This is an optimization exercise on Yosys and OpenROAD, whose aim is small area, a short achievable clock period and few clock cycles per item, not a production implementation.
At most, simulation tests tie the RTL to the original design; equivalence was not proved.
The series may have gaps, and a smaller design here may also do less where the tests do not look.
The RTL of runs 2 and 3 was laid out without a check of its function.

==> design/flow/design.v <==
`timescale 1ns / 1ps
module pipelined(
    input  wire              clk,
    input  wire              rst,
    input  wire              in_valid,
    output wire              in_ready,
    input  wire signed [15:0] a,
    input  wire signed [15:0] b,
    input  wire signed [15:0] c,
    input  wire signed [15:0] d,
    input  wire signed [15:0] e,
    output reg               out_valid,
    input  wire              out_ready,
    output reg signed [31:0]  y
);
    wire s3_ready_in;
    wire s2_ready_in;
    wire s1_ready_in;
    assign s3_ready_in = (~out_valid) || (out_valid && out_ready);
    assign s2_ready_in = (~s2_valid)  || (s2_valid  && s3_ready_in);
    assign s1_ready_in = (~s1_valid)  || (s1_valid  && s2_ready_in);
    assign in_ready = s1_ready_in;
    wire in_send = in_valid && in_ready;
    reg signed [31:0] s1_p1;
    reg signed [31:0] s1_p2;
    reg signed [15:0] s1_e;
    reg               s1_valid;
    always @(posedge clk) begin
        if (rst) begin
            s1_valid <= 1'b0;
            s1_p1    <= 32'sd0;
            s1_p2    <= 32'sd0;
            s1_e     <= 16'sd0;
        end else if (s1_ready_in) begin
            s1_valid <= in_send;
            if (in_send) begin
                s1_p1 <= $signed(a) * $signed(b);
                s1_p2 <= $signed(c) * $signed(d);
                s1_e  <= e;
            end
        end
    end
    reg signed [31:0] s2_s;
    reg signed [15:0] s2_e;
    reg               s2_valid;
    always @(posedge clk) begin
        if (rst) begin
            s2_valid <= 1'b0;
            s2_s     <= 32'sd0;
            s2_e     <= 16'sd0;
        end else if (s2_ready_in) begin
            s2_valid <= s1_valid;
            if (s1_valid) begin
                s2_s <= s1_p1 + s1_p2;
                s2_e <= s1_e;
            end
        end
    end
    always @(posedge clk) begin
        if (rst) begin
            out_valid <= 1'b0;
            y         <= 32'sd0;
        end else if (s3_ready_in) begin
            out_valid <= s2_valid;
            if (s2_valid) begin
                y <= s2_s + $signed(s2_e);
            end
        end
    end
endmodule
==> design/flow/run.sh <==
#!/bin/bash
# synth_recipe.tcl (not shown) runs the flow's synth.tcl, then flattens the netlist and writes it again
# the make line also repeats each setting of config.mk as NAME=value (left out here)
make -C /OpenROAD-flow-scripts/flow DESIGN_CONFIG=/design/flow/config.mk WORK_HOME=/design/flow/orfs CLKGATE_MAP_FILE= SYNTH_SCRIPT=/design/flow/synth_recipe.tcl finish
==> design/flow/config.mk <==
export PLATFORM = sky130hd
export DESIGN_NAME = pipelined
export DESIGN_NICKNAME = pipelined
export VERILOG_FILES = /design/flow/design.v
export SDC_FILE = /design/flow/constraint.sdc
export NUM_CORES = 4
export LEC_CHECK = 0
export CAP_MARGIN = 20
export CORE_MARGIN = 2
export CORE_UTILIZATION = 40
export SLEW_MARGIN = 20
==> design/flow/constraint.sdc <==
create_clock -name core_clock -period 8.0 [get_ports {clk}]
set_input_delay 1.6000 -clock core_clock [delete_from_list [all_inputs] [get_ports {clk}]]
set_output_delay 1.6000 -clock core_clock [all_outputs]
set_load 0.01 [all_outputs]
==> reports/metrics.csv, run 1 <==
stage,metric,value,unit
run_status,outcome,no timing/DRC/antenna violations,
setup_path,buffer and inverter count on the worst path,7,
global_routing,antenna violations before repair,0,
setup_path,worst r2r dst,s2_s[18],
timing,relative slew slack,35.0,%
place,GP Congestion,0.849,
setup_path,"Max FO, Critical Path",11,
yosys,"area leader, netlist",fa_1,
clock_network,H-Tree Depth,4,
worst_hold_path,WHS Endpoint,y[3],
finish,Area Growth Syn to Fin,13.5,%
timing,WHS,0.450,ns
routing,Via density,4.97,
setup_path,Setup crit start kind,primary input,
floorplan,core area,69900,um2
timing,setup TNS,0,ns
timing,Setup WS post-layout,0.307,ns
yosys,Yosys warning total,1,
yosys,syn nets,4081,
finish,FILL cells,7022,
floorplan,Die Y,269,um
finish,"commonest non-fill, non-tap cell in the layout",inv_1,
timing,final hold violations,0,
routing,WL per Instance,15.2,um
floorplan,placement row count,97,
yosys,mux contribution to synthesized area,0.249,%
timing,Final period util,96.2,%
finish,layout cell share with drive strength beyond 1,6.09,%
clock_network,TritonCTS clock tree,built,
worst_hold_path,HP Class,flop to flop,
yosys,Synth Area in XOR/XNOR,2.77,%
yosys,largest cells by area after synthesis,"fa_1 37%, dfxtp_1 12%, ha_1 10%, inv_1 7.9%, nand2_1 6.3%",
setup_path,reg-to-reg critical path startpoint,s1_p1[0],
timing,RSZ-0062 raised after global routing,false,
global_routing,first-pass GRT wire length,114,mm
timing,clk_skew,0.00984,ns
global_routing,gr usage total,19.1,%
timing,Max Slew Vio Count,0,
routing,DRC Markers,0,
clock_network,clk root buf,clkbuf_16,
yosys,Post-synth EDFFs,0,
place,IO buf count,117,
place,DP Area,31300,um2
yosys,complex-gate fraction of the synthesized area,10.2,%
clock_network,number of buffers created by CTS,17,
place,DP Worst Slack,-0.133,ns
yosys,Commonest cells post-synth,"596 x inv_1, 526 x fa_1, 476 x nand2_1",
routing,drt total wl,66.3,mm
yosys,Synth Area in Adders,47.4,%
setup_path,CP Depth,24,
setup_path,Worst R2R Path Depth,12,
clock_network,clk buf depth,2,
timing,fmax,130,MHz
setup_path,Worst Path Arrival,8.01,ns
setup_path,cell mode on critical path,fa_1,
worst_hold_path,worst hold start,y[3],
yosys,main combinational cell family by area after synthesis,adder cells,
yosys,top cell type's share of synthesized area,37.4,%
place,placed insts,4339,
Testbench counts for the RTL of run 1, summed over its fixed seeds: cycles 32,024, items 32,000.
[run 1: registers in the layout, summed over array words and instances (netlist names)]
signal and count:
s1_p1 32, out_valid 1, s2_s 32, s2_e 16
s1_e 16, s1_p2 32, y 32, s1_valid 1
s2_valid 1
[run 1: routing by layer]
| metal | wire (um) | part of all wire (%) | up-vias | GRT usage, % |
|---|---|---|---|---|
| met2 | 33400 | 50 | 310 | 33.7 |
| met1 | 30300 | 46 | 10800 | 25.9 |
| met5 | 0 | 0 | - | 0 |
| met3 | 1590 | 2.4 | 55 | 1.25 |
| met4 | 1050 | 1.6 | 0 | 3.58 |
| li1 | - | - | 10500 | - |
[run 1: cell type report]
type / instances / share of cell area, %
multi-input cells: 2363 / 69.5
flip-flops and latches: 163 / 10.2
repair buffers: 277 / 7.57
inverters: 597 / 7.01
well taps: 940 / 3.68
clock buffers: 18 / 1.34
clock inverters: 13 / 0.688
**Run 1: finished layout with every layer on**

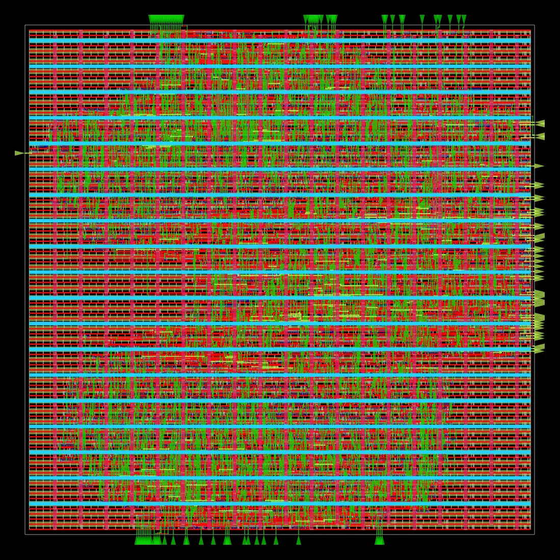
die area: 72600 um2
Layout Cells excl Fill: 4371
io pins: 118

**Run 1: clock nets**

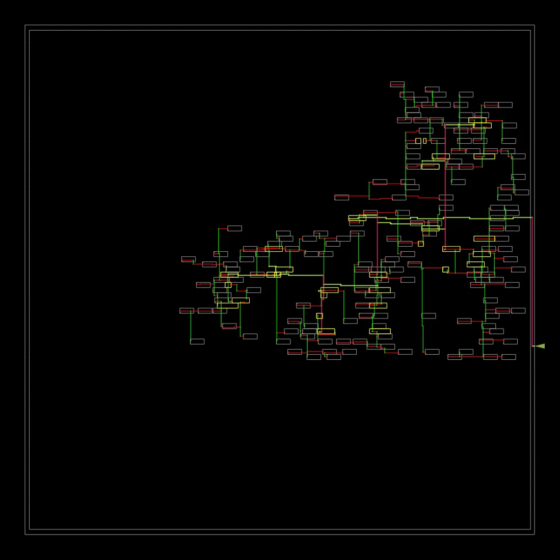
Clock Sinks: 163
clock buf count: 18
sequential cells: 163
Clk Latency, worst-skew pair: 0.44 ns

**Run 1: zoomed window**

Window x 182 to 222, y 47 to 87 um. Cells in grey, sequential cells in the stronger grey; small squares are vias.
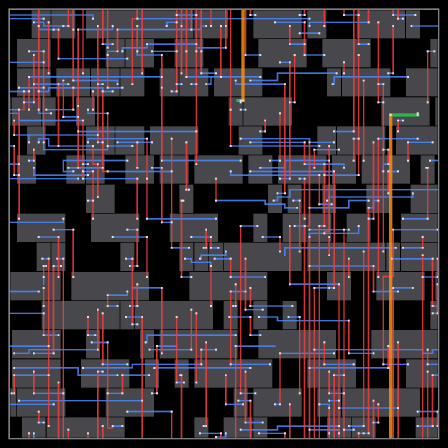
metal 4 -> orange
metal 3 -> green
metal 2 -> red
metal 1 -> blue
sequential cells in the window = 0
most frequent = inv_1 (28), ha_1 (28), fa_1 (13)
cells with their middle in the window = 110

**Run 1: clock network drawn from the DEF**

Bar = 100 um.
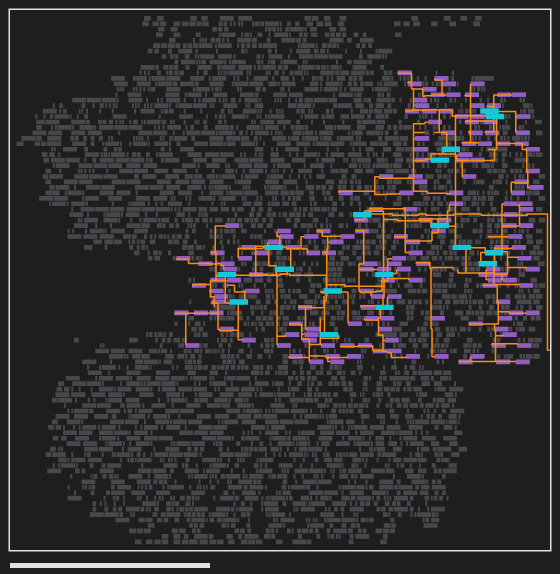
clock drivers -> cyan  # count 17
flip-flops -> purple  # count 163
clock wires -> orange  # length 2300 um
routed clock nets = 18

==> run 2: too many edits to list; what changed since run 1 <==
design/flow/design.v: 70 -> 1140 lines; modules unchanged: 0
  pipelined: edited, 69 -> 1140 lines
**Run 2: clock network drawn from the DEF**

Bar = 100 um.
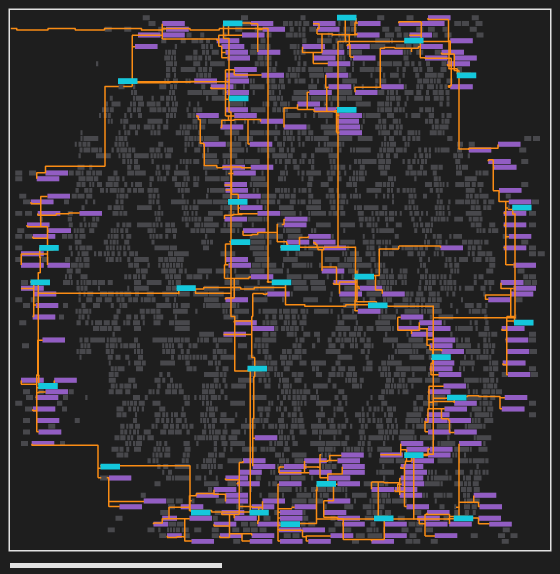
flip-flops -> purple  # count 237
clock drivers -> cyan  # count 30
clock wires -> orange  # length 4030 um
flops lie = widely spread
routed clock nets = 31

==> run 2 against run 1 <==
Global-route usage increased by 3.9 points. Die area decreased by 10%. Cell area decreased by 14%. Non-clock buffer count decreased by 102.
==> reports/metrics.csv, run 2 <==
stage,metric,value,unit
routing,Via density,5.74,
floorplan,die area,65200,um2
place,placed insts,3602,
clock_network,clk buf depth,3,
global_routing,largest net degree at the start of global routing,96,
routing,WL per Instance,20.6,um
finish,largest register by flop count,yq,
yosys,syn nets,3262,
timing,fmax,187,MHz
setup_path,CP Depth,11,
yosys,top cell type's share of synthesized area,27.8,%
finish,Area Growth Syn to Fin,9.54,%
timing,Max Slew Vio Count,0,
setup_path,Setup crit start kind,flop,
global_routing,antenna violations before repair,0,
setup_path,buffer and inverter count on the worst path,3,
setup_path,reg-to-reg critical path startpoint,D[2],
finish,Layout Cells excl Fill,3656,
finish,layout cell share with drive strength beyond 1,4.73,%
timing,relative slew slack,31.1,%
finish,FILL cells,6033,
yosys,"area leader, netlist",edfxtp_1,
floorplan,Die Y,255,um
yosys,most numerous cell in the Yosys netlist,inv_1,
place,post-DP HPWL,55.3,mm
clock_network,clk root buf,clkbuf_16,
timing,WHS,0.422,ns
global_routing,M1 GR Usage,33.7,%
yosys,Avg Synthesized Cell Area,8.77,um2
clock_network,postcts setup bufs,0,
finish,"commonest non-fill, non-tap cell in the layout",inv_1,
yosys,synthesized flop and latch total,237,
routing,DRC Markers,0,
clock_network,Clock Sinks,237,
clock_network,clock input transition at the sequential cells of the worst setup and hold paths,0.06,ns
worst_hold_path,WHS Endpoint,m1_2,
global_routing,gr usage total,23.0,%
finish,Largest register FFs,32,
routing,drt total wl,75.5,mm
run_status,outcome,no timing/DRC/antenna violations,
global_routing,met2 usage,35.9,%
yosys,largest cells by area after synthesis,"edfxtp_1 28%, fa_1 19%, a21oi_1 4.8%, inv_1 4.8%, nand2_1 4.7%",
timing,RSZ-0062 raised after global routing,false,
clock_network,number of buffers created by CTS,30,
setup_path,CP required,8.33,ns
floorplan,core area,62700,um2
setup_path,cell mode on critical path,fa_1,
timing,Setup WS post-layout,2.66,ns
place,DP Worst Slack,2.75,ns
worst_hold_path,HP Class,flop to flop,
clock_network,TritonCTS clock tree,built,
setup_path,Worst R2R Path Depth,11,
place,DP Area,26700,um2
yosys,Post-synth EDFFs,234,
global_routing,met3 Use GR,3.33,%
place,GP Congestion,0.889,
global_routing,busiest grt layer,met2,
timing,Final period util,66.8,%
setup_path,Worst Path Arrival,5.67,ns
floorplan,io pins,118,
clock_network,H-Tree Depth,1,
global_routing,first-pass GRT wire length,115,mm
setup_path,worst r2r dst,m0_17,
floorplan,placement row count,92,
yosys,Yosys warning total,1,
**Run 2: nets reached from selected ports**

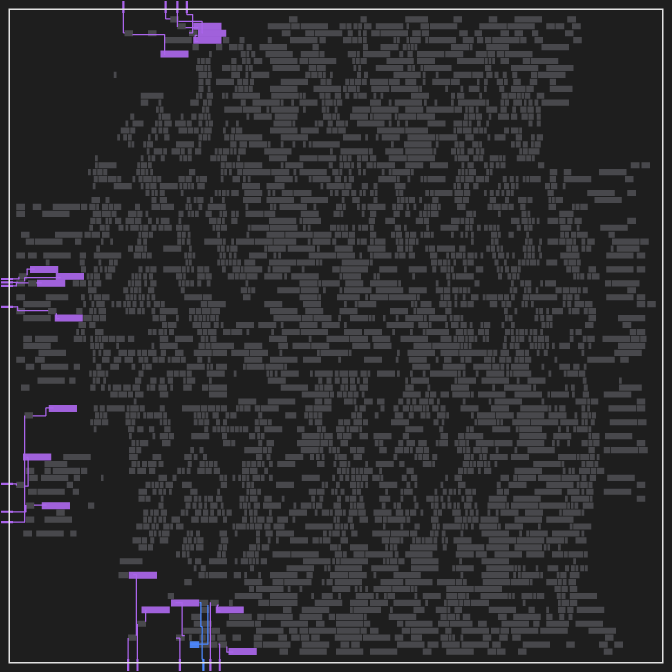
`in_valid` -> blue  # bits 1, direction input, end cells 1, buffers 1, wire 46.5 um
`b` -> purple  # bits 16, direction input, end cells 16, buffers 16, wire 337 um
IO buf count: 117

## run 2: cell types whose count changed after synthesis, moves of 110 or more
cell	delta
fa_1	-289
inv_1	-275
nand2_1	-159
clkbuf_1	+110
edfxtp_1	+234
ha_1	-164
and2_1	-230
dfxtp_1	-160
## run 2: metal layers
metal,vias up,wire length [um]
li1,9790,-
met1,10200,33900
met2,917,33700
met3,105,5970
met4,0,1880
met5,-,0
## run 2: kinds of logic (layout without fill, tap and decap cells)
logic type / count (synthesis) / in the layout / synth area share [%]
XOR/XNOR: 88 / 88 / 3.05
adder cells (fa/ha/maj): 390 / 390 / 25.5
AND/OR/NAND/NOR: 667 / 667 / 11.6
multiplexers: 8 / 8 / 0.342
AO/OA/AOI/OAI: 868 / 868 / 22.0
flip-flops: 237 / 237 / 28.1
buffers and inverters: 621 / 552 / 9.44
## run 2: final cells by class
class                           count  area share (%)
Clock buffer                       34            2.77
Clock inverter                     19           0.479
Inverter                          324            4.42
Multi-Input combinational cell   2021            57.0
Sequential cell                   237            25.6
Tap cell                          846            3.83
Timing Repair Buffer              175            5.84
## Run 3: what changed since run 2
--- a/design/flow/config.mk
+++ b/design/flow/config.mk
@@ -10,2 +10,3 @@
 export CORE_UTILIZATION = 40
+export SETUP_SLACK_MARGIN = 4.0
 export SLEW_MARGIN = 20
**Run 3: nets reached from selected ports**

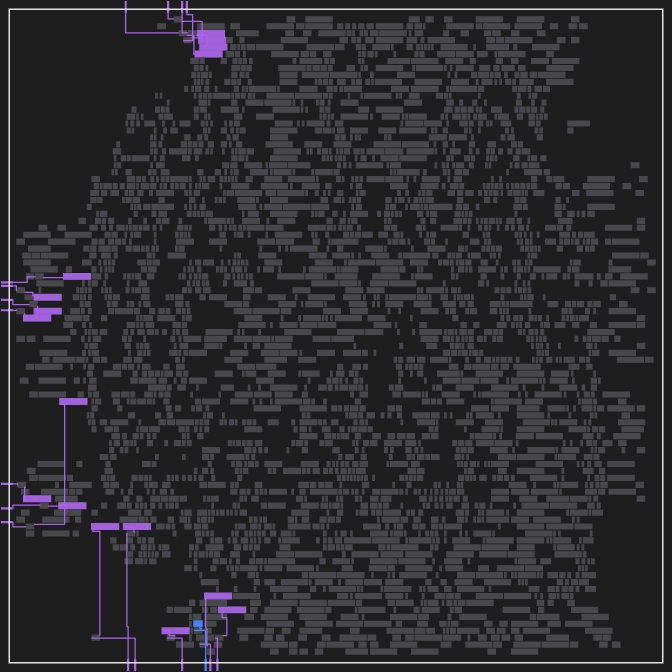

==> run 3 against run 2 <==
Synthesized area unchanged. Non-clock buffer count increased by 65. Global-route usage increased by 0.61 points. Synthesized cell count unchanged. Critical path depth increased by 1. First-iteration DRC count increased by 0.91%. Flip-flop and latch count unchanged. Critical endpoint unchanged. Largest cell class unchanged. Highest routed layer unchanged.
==> reports/metrics.csv, run 3 <==
stage,metric,value,unit
finish,NonClk Buf Share,8.04,%
timing,clk_skew,0.0293,ns
finish,Layout clock area frac,3.18,%
routing,WL per Instance,21.1,um
routing,Post-Route M1 WL,34.8,mm
place,DP Area,26800,um2
floorplan,placement row count,92,
finish,sequential cell area share,24.8,%
finish,multi-input gate share of total cell area,55.8,%
routing,drt total wl,78.6,mm
place,post-DP HPWL,55.7,mm
routing,Via density,5.75,
clock_network,Clock Sinks,237,
floorplan,Tapcells,846,
worst_hold_path,worst hold start,E[2],
timing,RSZ-0062 raised after global routing,true,
setup_path,CP required,8.33,ns
clock_network,clk buf depth,3,
finish,sequential cells,237,
timing,relative slew slack,33.6,%
global_routing,met3 Use GR,3.07,%
yosys,largest cells by area after synthesis,"edfxtp_1 28%, fa_1 19%, a21oi_1 4.8%, inv_1 4.8%, nand2_1 4.7%",
setup_path,CP Depth,12,
clock_network,"Clk Latency, worst-skew pair",0.59,ns
finish,Leading cell kind,multi-input combinational cells,
setup_path,Setup crit start kind,flop,
run_status,outcome,no timing/DRC/antenna violations,
yosys,Yosys warning total,1,
finish,Layout Cells excl Fill,3720,
timing,Final period util,49.4,%
yosys,top cell type's share of synthesized area,27.8,%
timing,setup TNS,0,ns
timing,fmax,253,MHz
clock_network,H-Tree Depth,1,
timing,Max Slew Vio Count,0,
routing,DRC Markers,0,
yosys,most numerous cell in the Yosys netlist,inv_1,
routing,routed wl met3,6.38,mm
setup_path,Worst Path Arrival,4.29,ns
place,GP Congestion,0.899,
global_routing,antenna violations before repair,0,
finish,FILL cells,5941,
clock_network,clock input transition at the sequential cells of the worst setup and hold paths,0.06,ns
global_routing,gr usage total,23.6,%
place,IO buf count,117,
setup_path,"Max FO, Critical Path",77,
finish,Signal inverters,325,
clock_network,number of buffers created by CTS,28,
finish,"commonest non-fill, non-tap cell in the layout",nand2_1,
floorplan,die area,65200,um2
floorplan,io pins,118,
routing,DR WL met2,35.0,mm
finish,Multi-input comb cells,2021,
worst_hold_path,HP Class,flop to flop,
yosys,Post-synth EDFFs,234,
global_routing,first-pass GRT wire length,118,mm
yosys,Commonest cells post-synth,"321 x inv_1, 317 x nand2_1, 244 x a21oi_1",
routing,Max Used Layer,met4,
floorplan,Die Y,255,um
floorplan,core area,62700,um2
yosys,Avg Synthesized Cell Area,8.77,um2
yosys,synthesized flop and latch total,237,
finish,largest register by flop count,yq,
setup_path,Worst R2R Path Depth,12,
global_routing,M1 GR Usage,35.0,%
yosys,syn nets,3262,
global_routing,met2 usage,36.6,%
clock_network,clk root buf,clkbuf_16,
**Run 3: zoomed window**

Window x 171 to 211, y 44 to 84 um. Cells in grey, sequential cells in the stronger grey; small squares are vias.
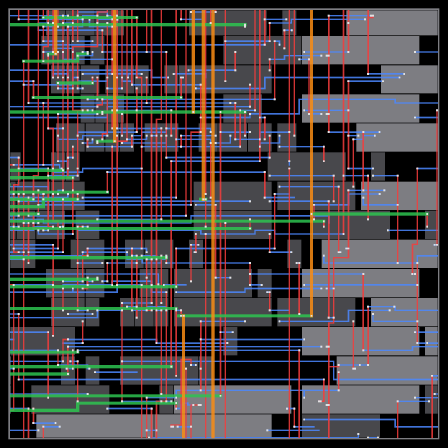
metal 4 -> orange
metal 3 -> green
metal 2 -> red
metal 1 -> blue
sequential cells in the window = 14
most frequent = fa_1 (14), edfxtp_1 (14), inv_1 (11)
cells with their middle in the window = 86

==> run 3: cell types whose count changed in the layout (fill, tap and decap cells not counted), moves of 6 or more <==
cell and change:
nor2_1 -6, clkinvlp_4 +11, and2_1 -10, inv_1 -9, buf_6 +12, buf_4 +43, and2_2 +7
==> run 3: repair_timing <==
action                                  4_1_cts  5_1_grt
pin swaps                                     0        3
endpoints found under the setup margin      207       28
gates resized for setup                      61       50
cloned                                        1        4
hold endpoints to repair                      0        0
buffers inserted                             26       32
==> run 3: metrics by stage <==
step                      hold slack (ns)  setup slack (ns)
after floorplan                     0.400              2.01
after global routing                0.415              3.94
after CTS                           0.394              3.91
final                               0.399              4.05
after global placement              0.408              2.86
after detailed placement            0.406              2.68
==> run 3: worst paths after layout <==
check | end | slack (ns)
worst max-delay path | m0_17 | 4.05
worst min-delay path | m1_2 | 0.40
worst max register to register | m0_17 | 4.05
worst min register to register | m1_2 | 0.40
==> run 3: cells by family after synthesis <==
group | Yosys count | synth area share, %
xor+xnor | 88 | 3.05
simple gates | 667 | 11.6
buf+inv | 621 | 9.44
mux | 8 | 0.342
compound gates | 868 | 22.0
fa+ha+maj | 390 | 25.5
flops | 237 | 28.1
## Run 4: large edit since run 3, in outline
design/flow/design.v: 1140 -> 1082 lines; modules unchanged: 0
  pipelined: edited, 1140 -> 1082 lines
==> design/flow/flow/run.sh (new file) <==
#!/bin/bash
# Standard ORFS layout, except that Yosys's "synth" runs with -noabc, so the quick
# ABC pass before full-adder extraction does not scramble the adder tree's polarity.
set -euo pipefail
sed 's/yosys synth -nofsm -noshare {\*}\$args/yosys synth -nofsm -noshare -noabc {*}$args/' synth_recipe.tcl > flow/noabc_synth.tcl
grep -q -- '-noabc' flow/noabc_synth.tcl
sed "s#SYNTH_SCRIPT=[^ ]*#SYNTH_SCRIPT=$PWD/flow/noabc_synth.tcl#" standard.sh > flow/standard_noabc.sh
grep -q noabc_synth flow/standard_noabc.sh
bash flow/standard_noabc.sh > standard.log 2>&1
==> design/flow/standard.sh (new file) <==
#!/bin/bash
# synth_recipe.tcl (not shown) runs the flow's synth.tcl, then flattens the netlist and writes it again
# the make line also repeats each setting of config.mk as NAME=value (left out here)
make -C /OpenROAD-flow-scripts/flow DESIGN_CONFIG=/design/flow/config.mk WORK_HOME=/design/flow/orfs CLKGATE_MAP_FILE= SYNTH_SCRIPT=/design/flow/synth_recipe.tcl "${@:-finish}"
--- a/design/flow/config.mk
+++ b/design/flow/config.mk
@@ -6,4 +6,5 @@
 export NUM_CORES = 4
 export LEC_CHECK = 0
+export ABC_AREA = 1
 export CAP_MARGIN = 20
 export CORE_MARGIN = 2
removed: design/flow/run.sh
**Run 4: clock nets**

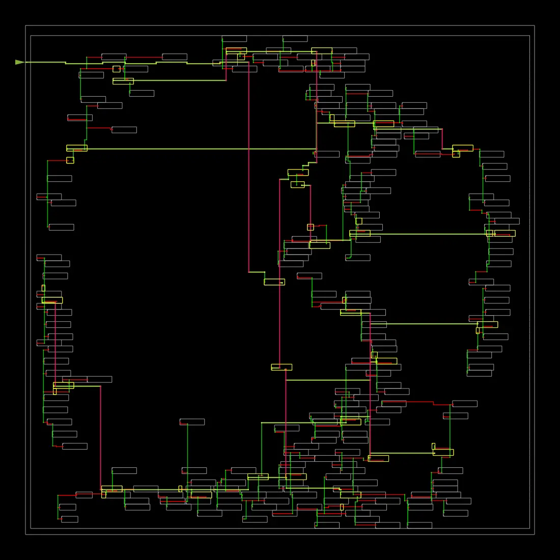
sequential cells: 208
Clock Sinks: 208

==> run 4 against run 3 <==
Non-clock buffer count is 30 higher. Flip-flop and latch count is 29 lower. Critical path type unchanged. Fmax is 8.1% lower. Still clean on timing, DRC and antenna. Hold slack better by 0.018 ns. Cell count is 27% lower. Clock skew is 0.013 ns lower. Utilization is 5.4 points higher.
==> reports/metrics.csv, run 4 <==
stage,metric,value,unit
clock_network,clock input transition at the sequential cells of the worst setup and hold paths,0.06,ns
global_routing,antenna violations before repair,0,
clock_network,CTS resizes,201,
yosys,Avg Synthesized Cell Area,11.0,um2
yosys,Post-synth EDFFs,205,
yosys,Commonest cells post-synth,"292 x nand2_1, 262 x xor2_1, 242 x fa_1",
yosys,most numerous cell in the Yosys netlist,nand2_1,
yosys,Simple-Gate Fraction of Synth Area,8.91,%
yosys,top cell type's share of synthesized area,30.8,%
setup_path,"Max FO, Critical Path",6,
setup_path,Setup crit start kind,flop,
routing,WL per Instance,22.2,um
timing,fmax,232,MHz
setup_path,Worst R2R Path Depth,12,
floorplan,core area,49200,um2
floorplan,placement row count,81,
setup_path,buffer and inverter count on the worst path,2,
yosys,complex-gate fraction of the synthesized area,12.4,%
yosys,Mapped Area,20000,um2
setup_path,r2r setup slk,3.70,ns
timing,Setup WS post-layout,3.70,ns
yosys,synthesized flop and latch total,208,
setup_path,Crit Path Category,flop to flop,
clock_network,TritonCTS clock tree,built,
routing,DRC Markers,0,
worst_hold_path,HP Class,flop to flop,
place,GP Congestion,0.919,
yosys,share of the yosys chip area belonging to registers,31.1,%
finish,largest register by flop count,yq,
timing,final hold violations,0,
yosys,Yosys warning total,1,
timing,RSZ-0062 raised after global routing,true,
clock_network,postcts setup bufs,91,
clock_network,H-Tree Depth,1,
floorplan,die area,51800,um2
global_routing,largest net degree at the start of global routing,81,
yosys,synth unique cells,40,
finish,Largest register FFs,32,
yosys,mux contribution to synthesized area,0,%
floorplan,io pins,118,
finish,Area Growth Syn to Fin,25.2,%
yosys,largest cells by area after synthesis,"edfxtp_1 31%, fa_1 24%, xor2_1 11%, o22ai_2 6.8%, nand2_1 5.5%",
finish,Layout Cells excl Fill,2706,
place,DP Area,21700,um2
run_status,outcome,no timing/DRC/antenna violations,
place,IO buf count,117,
routing,drt total wl,60.0,mm
routing,Via density,5.31,
setup_path,Worst Path Arrival,4.60,ns
setup_path,reg-to-reg critical path startpoint,B[7],
timing,relative slew slack,34.2,%
global_routing,gr usage total,23.5,%
setup_path,CP Depth,12,
yosys,"Top FF cell, synth",edfxtp_1,
yosys,Synth Area in Adders,28.7,%
timing,Final period util,53.8,%
timing,WHS,0.417,ns
yosys,"area leader, netlist",edfxtp_1,
routing,post-route ant nets,0,
clock_network,number of buffers created by CTS,26,
worst_hold_path,worst hold start,E[0],
setup_path,worst r2r dst,m1_12,
yosys,main combinational cell family by area after synthesis,adder cells,
place,placed insts,2530,
routing,vias,14400,
setup_path,CP required,8.29,ns
finish,"commonest non-fill, non-tap cell in the layout",nand2_1,
yosys,syn nets,2220,
floorplan,Die Y,228,um
clock_network,clk buf depth,3,
yosys,ys async rst share,0,%
place,post-DP HPWL,42.7,mm
worst_hold_path,WHS Endpoint,m0_0,
clock_network,"Clk Latency, worst-skew pair",0.56,ns
yosys,Synth Area in XOR/XNOR,11.8,%
place,DP Worst Slack,3.07,ns
clock_network,clk root buf,clkbuf_16,
timing,setup TNS,0,ns
timing,clk_skew,0.0162,ns
setup_path,cell mode on critical path,fa_1,
global_routing,remaining global-route overflow,0,
finish,layout cell share with drive strength beyond 1,24.3,%
global_routing,first-pass GRT wire length,90.1,mm
timing,Max Slew Vio Count,0,
finish,FILL cells,4321,
Testbench counts for the RTL of run 4, summed over its fixed seeds: cycles 32,024, items 32,000.
**Run 4: zoomed window**

Window x 151 to 191, y 37 to 77 um. Cells in grey, sequential cells in the stronger grey; small squares are vias.
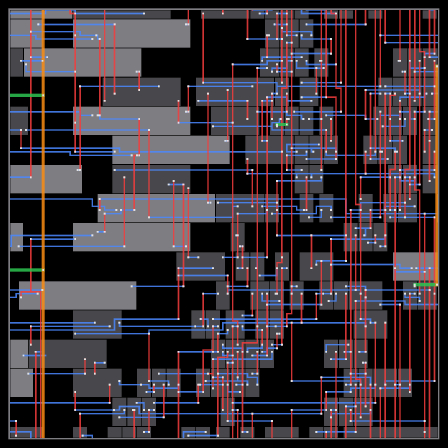
metal 2 -> red
metal 4 -> orange
metal 3 -> green
metal 1 -> blue
sequential cells in the window = 8
most frequent = nand2_1 (44), inv_1 (25), edfxtp_1 (8)
cells with their middle in the window = 107

-- run 4: cell count changes after synthesis, moves of 62 or more --
| cell | previous run | this run |
|---|---|---|
| o21ai_0 | 176 | 11 |
| a21oi_1 | 244 | 33 |
| a211oi_1 | 63 | 1 |
| xor2_1 | 49 | 262 |
| a22oi_1 | 89 | 0 |
| maj3_1 | 91 | 0 |
| clkbuf_1 | 223 | 15 |
| o22ai_2 | 0 | 109 |
| nor2_1 | 175 | 54 |
| inv_1 | 321 | 214 |
-- run 4: layout make-up --
cell class | count | share of cell area, %
repair buffers | 270 | 11.6
clock inverters | 15 | 0.425
well taps | 664 | 3.32
flip-flops and latches | 208 | 24.8
clock buffers | 30 | 2.66
inverters | 218 | 3.67
multi-input cells | 1301 | 53.5
-- run 4: layer usage --
metal	share of wire (%)	vias to the layer above	GRT usage, %
met1	43	7248	32.0
met2	48	580	39.1
met4	2.7	0	6.35
li1	-	6468	-
met5	0	-	0
met3	6.9	79	3.56
-- run 4: worst max path at each step --
stage | start | end
5_1_grt | B[7] | m1_12
3_5_place_dp | B[13] | m1_16
2_1_floorplan | out_ready | in_ready
6_report | B[7] | m1_12
3_3_place_gp | B[13] | m1_16
4_1_cts | out_ready | in_ready

==> layout pictures side by side <==
Selected gate families.
(a)
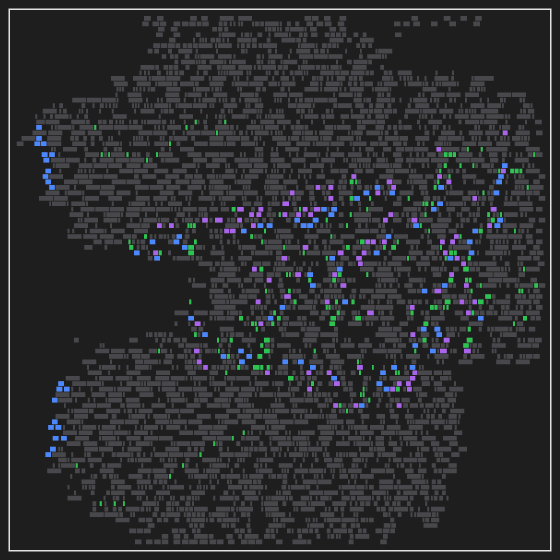
(b)
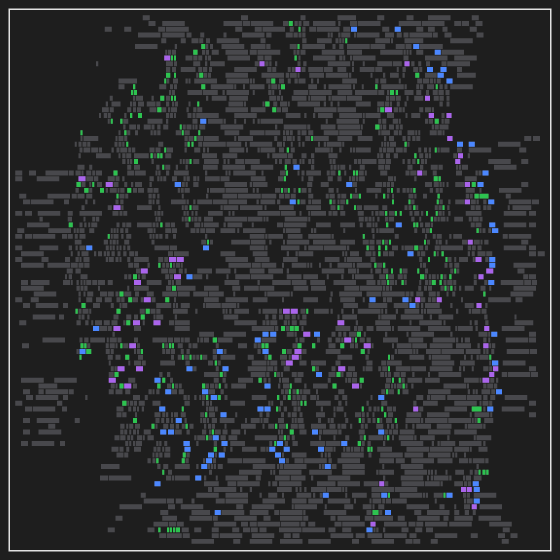
(c)
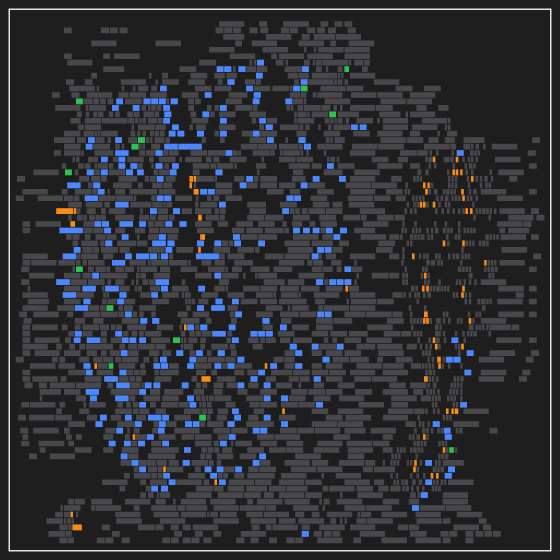
- run 4 = (c)
- run 1 = (a)
- run 2 = (b)


==> notes/layouts.md <==
Pictures saved along the way, in no particular order.

Finished layout with every layer on.
picture 1
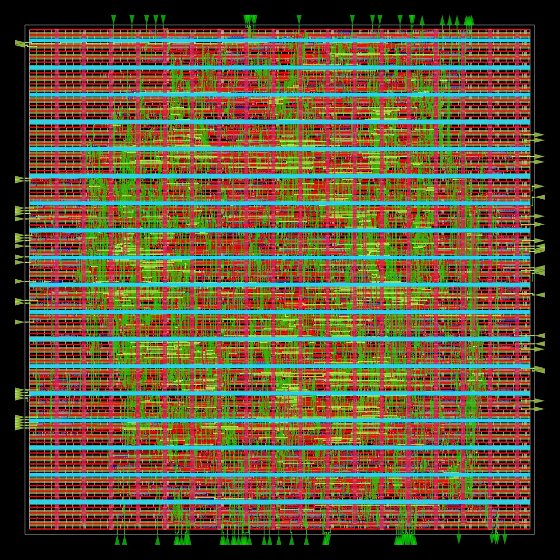
picture 2
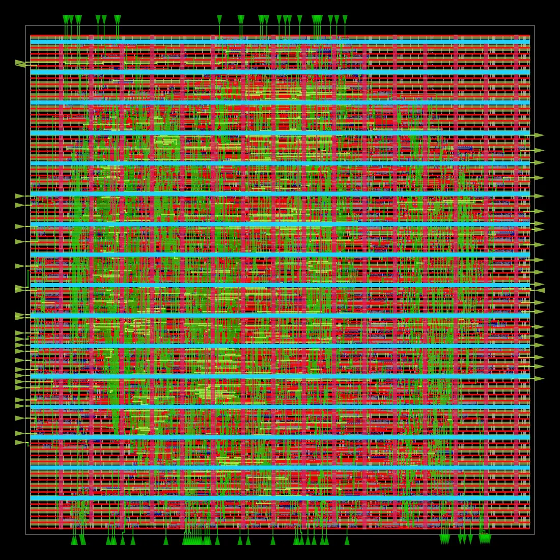
| picture | from |
|---|---|
| picture 2 | run 4 |
| picture 1 | run 2 |
The one with the largest die is picture 1.
The one with the highest utilization is picture 2.

re-timing with driven ports:
Ports are ideal in the flow. The routed layouts listed here were re-timed in OpenROAD. Step 1 assumes that a clkbuf_16 drives the clock port and a buf_2 every other input. Step 2 times the ports against the registers' clock, not the clock port: input delays grow and output delays shrink by t, the midpoint of the rising clock arrivals with the driver on. a / b / c = ideal ports / drivers / drivers and shift; a / b = the first two.
run	t, ns	setup slack, ns	worst setup path at the end	worst register clock-pin slew, ns
run 1	0.483	0.307 / 0.331 / -0.152	input to register	0.07 / 0.07
run 2	0.645	2.656 / 2.656 / 2.656	register to register	0.07 / 0.07
run 3	0.641	4.046 / 4.046 / 3.576	input to register	0.06 / 0.06
run 4	0.613	3.697 / 3.697 / 3.697	register to register	0.07 / 0.07
With both steps, setup timing fails in run 1, where it was met with ideal ports. For run 3, which loses most, drivers alone change the setup slack by 0.000 ns; drivers and shift together by -0.470 ns.
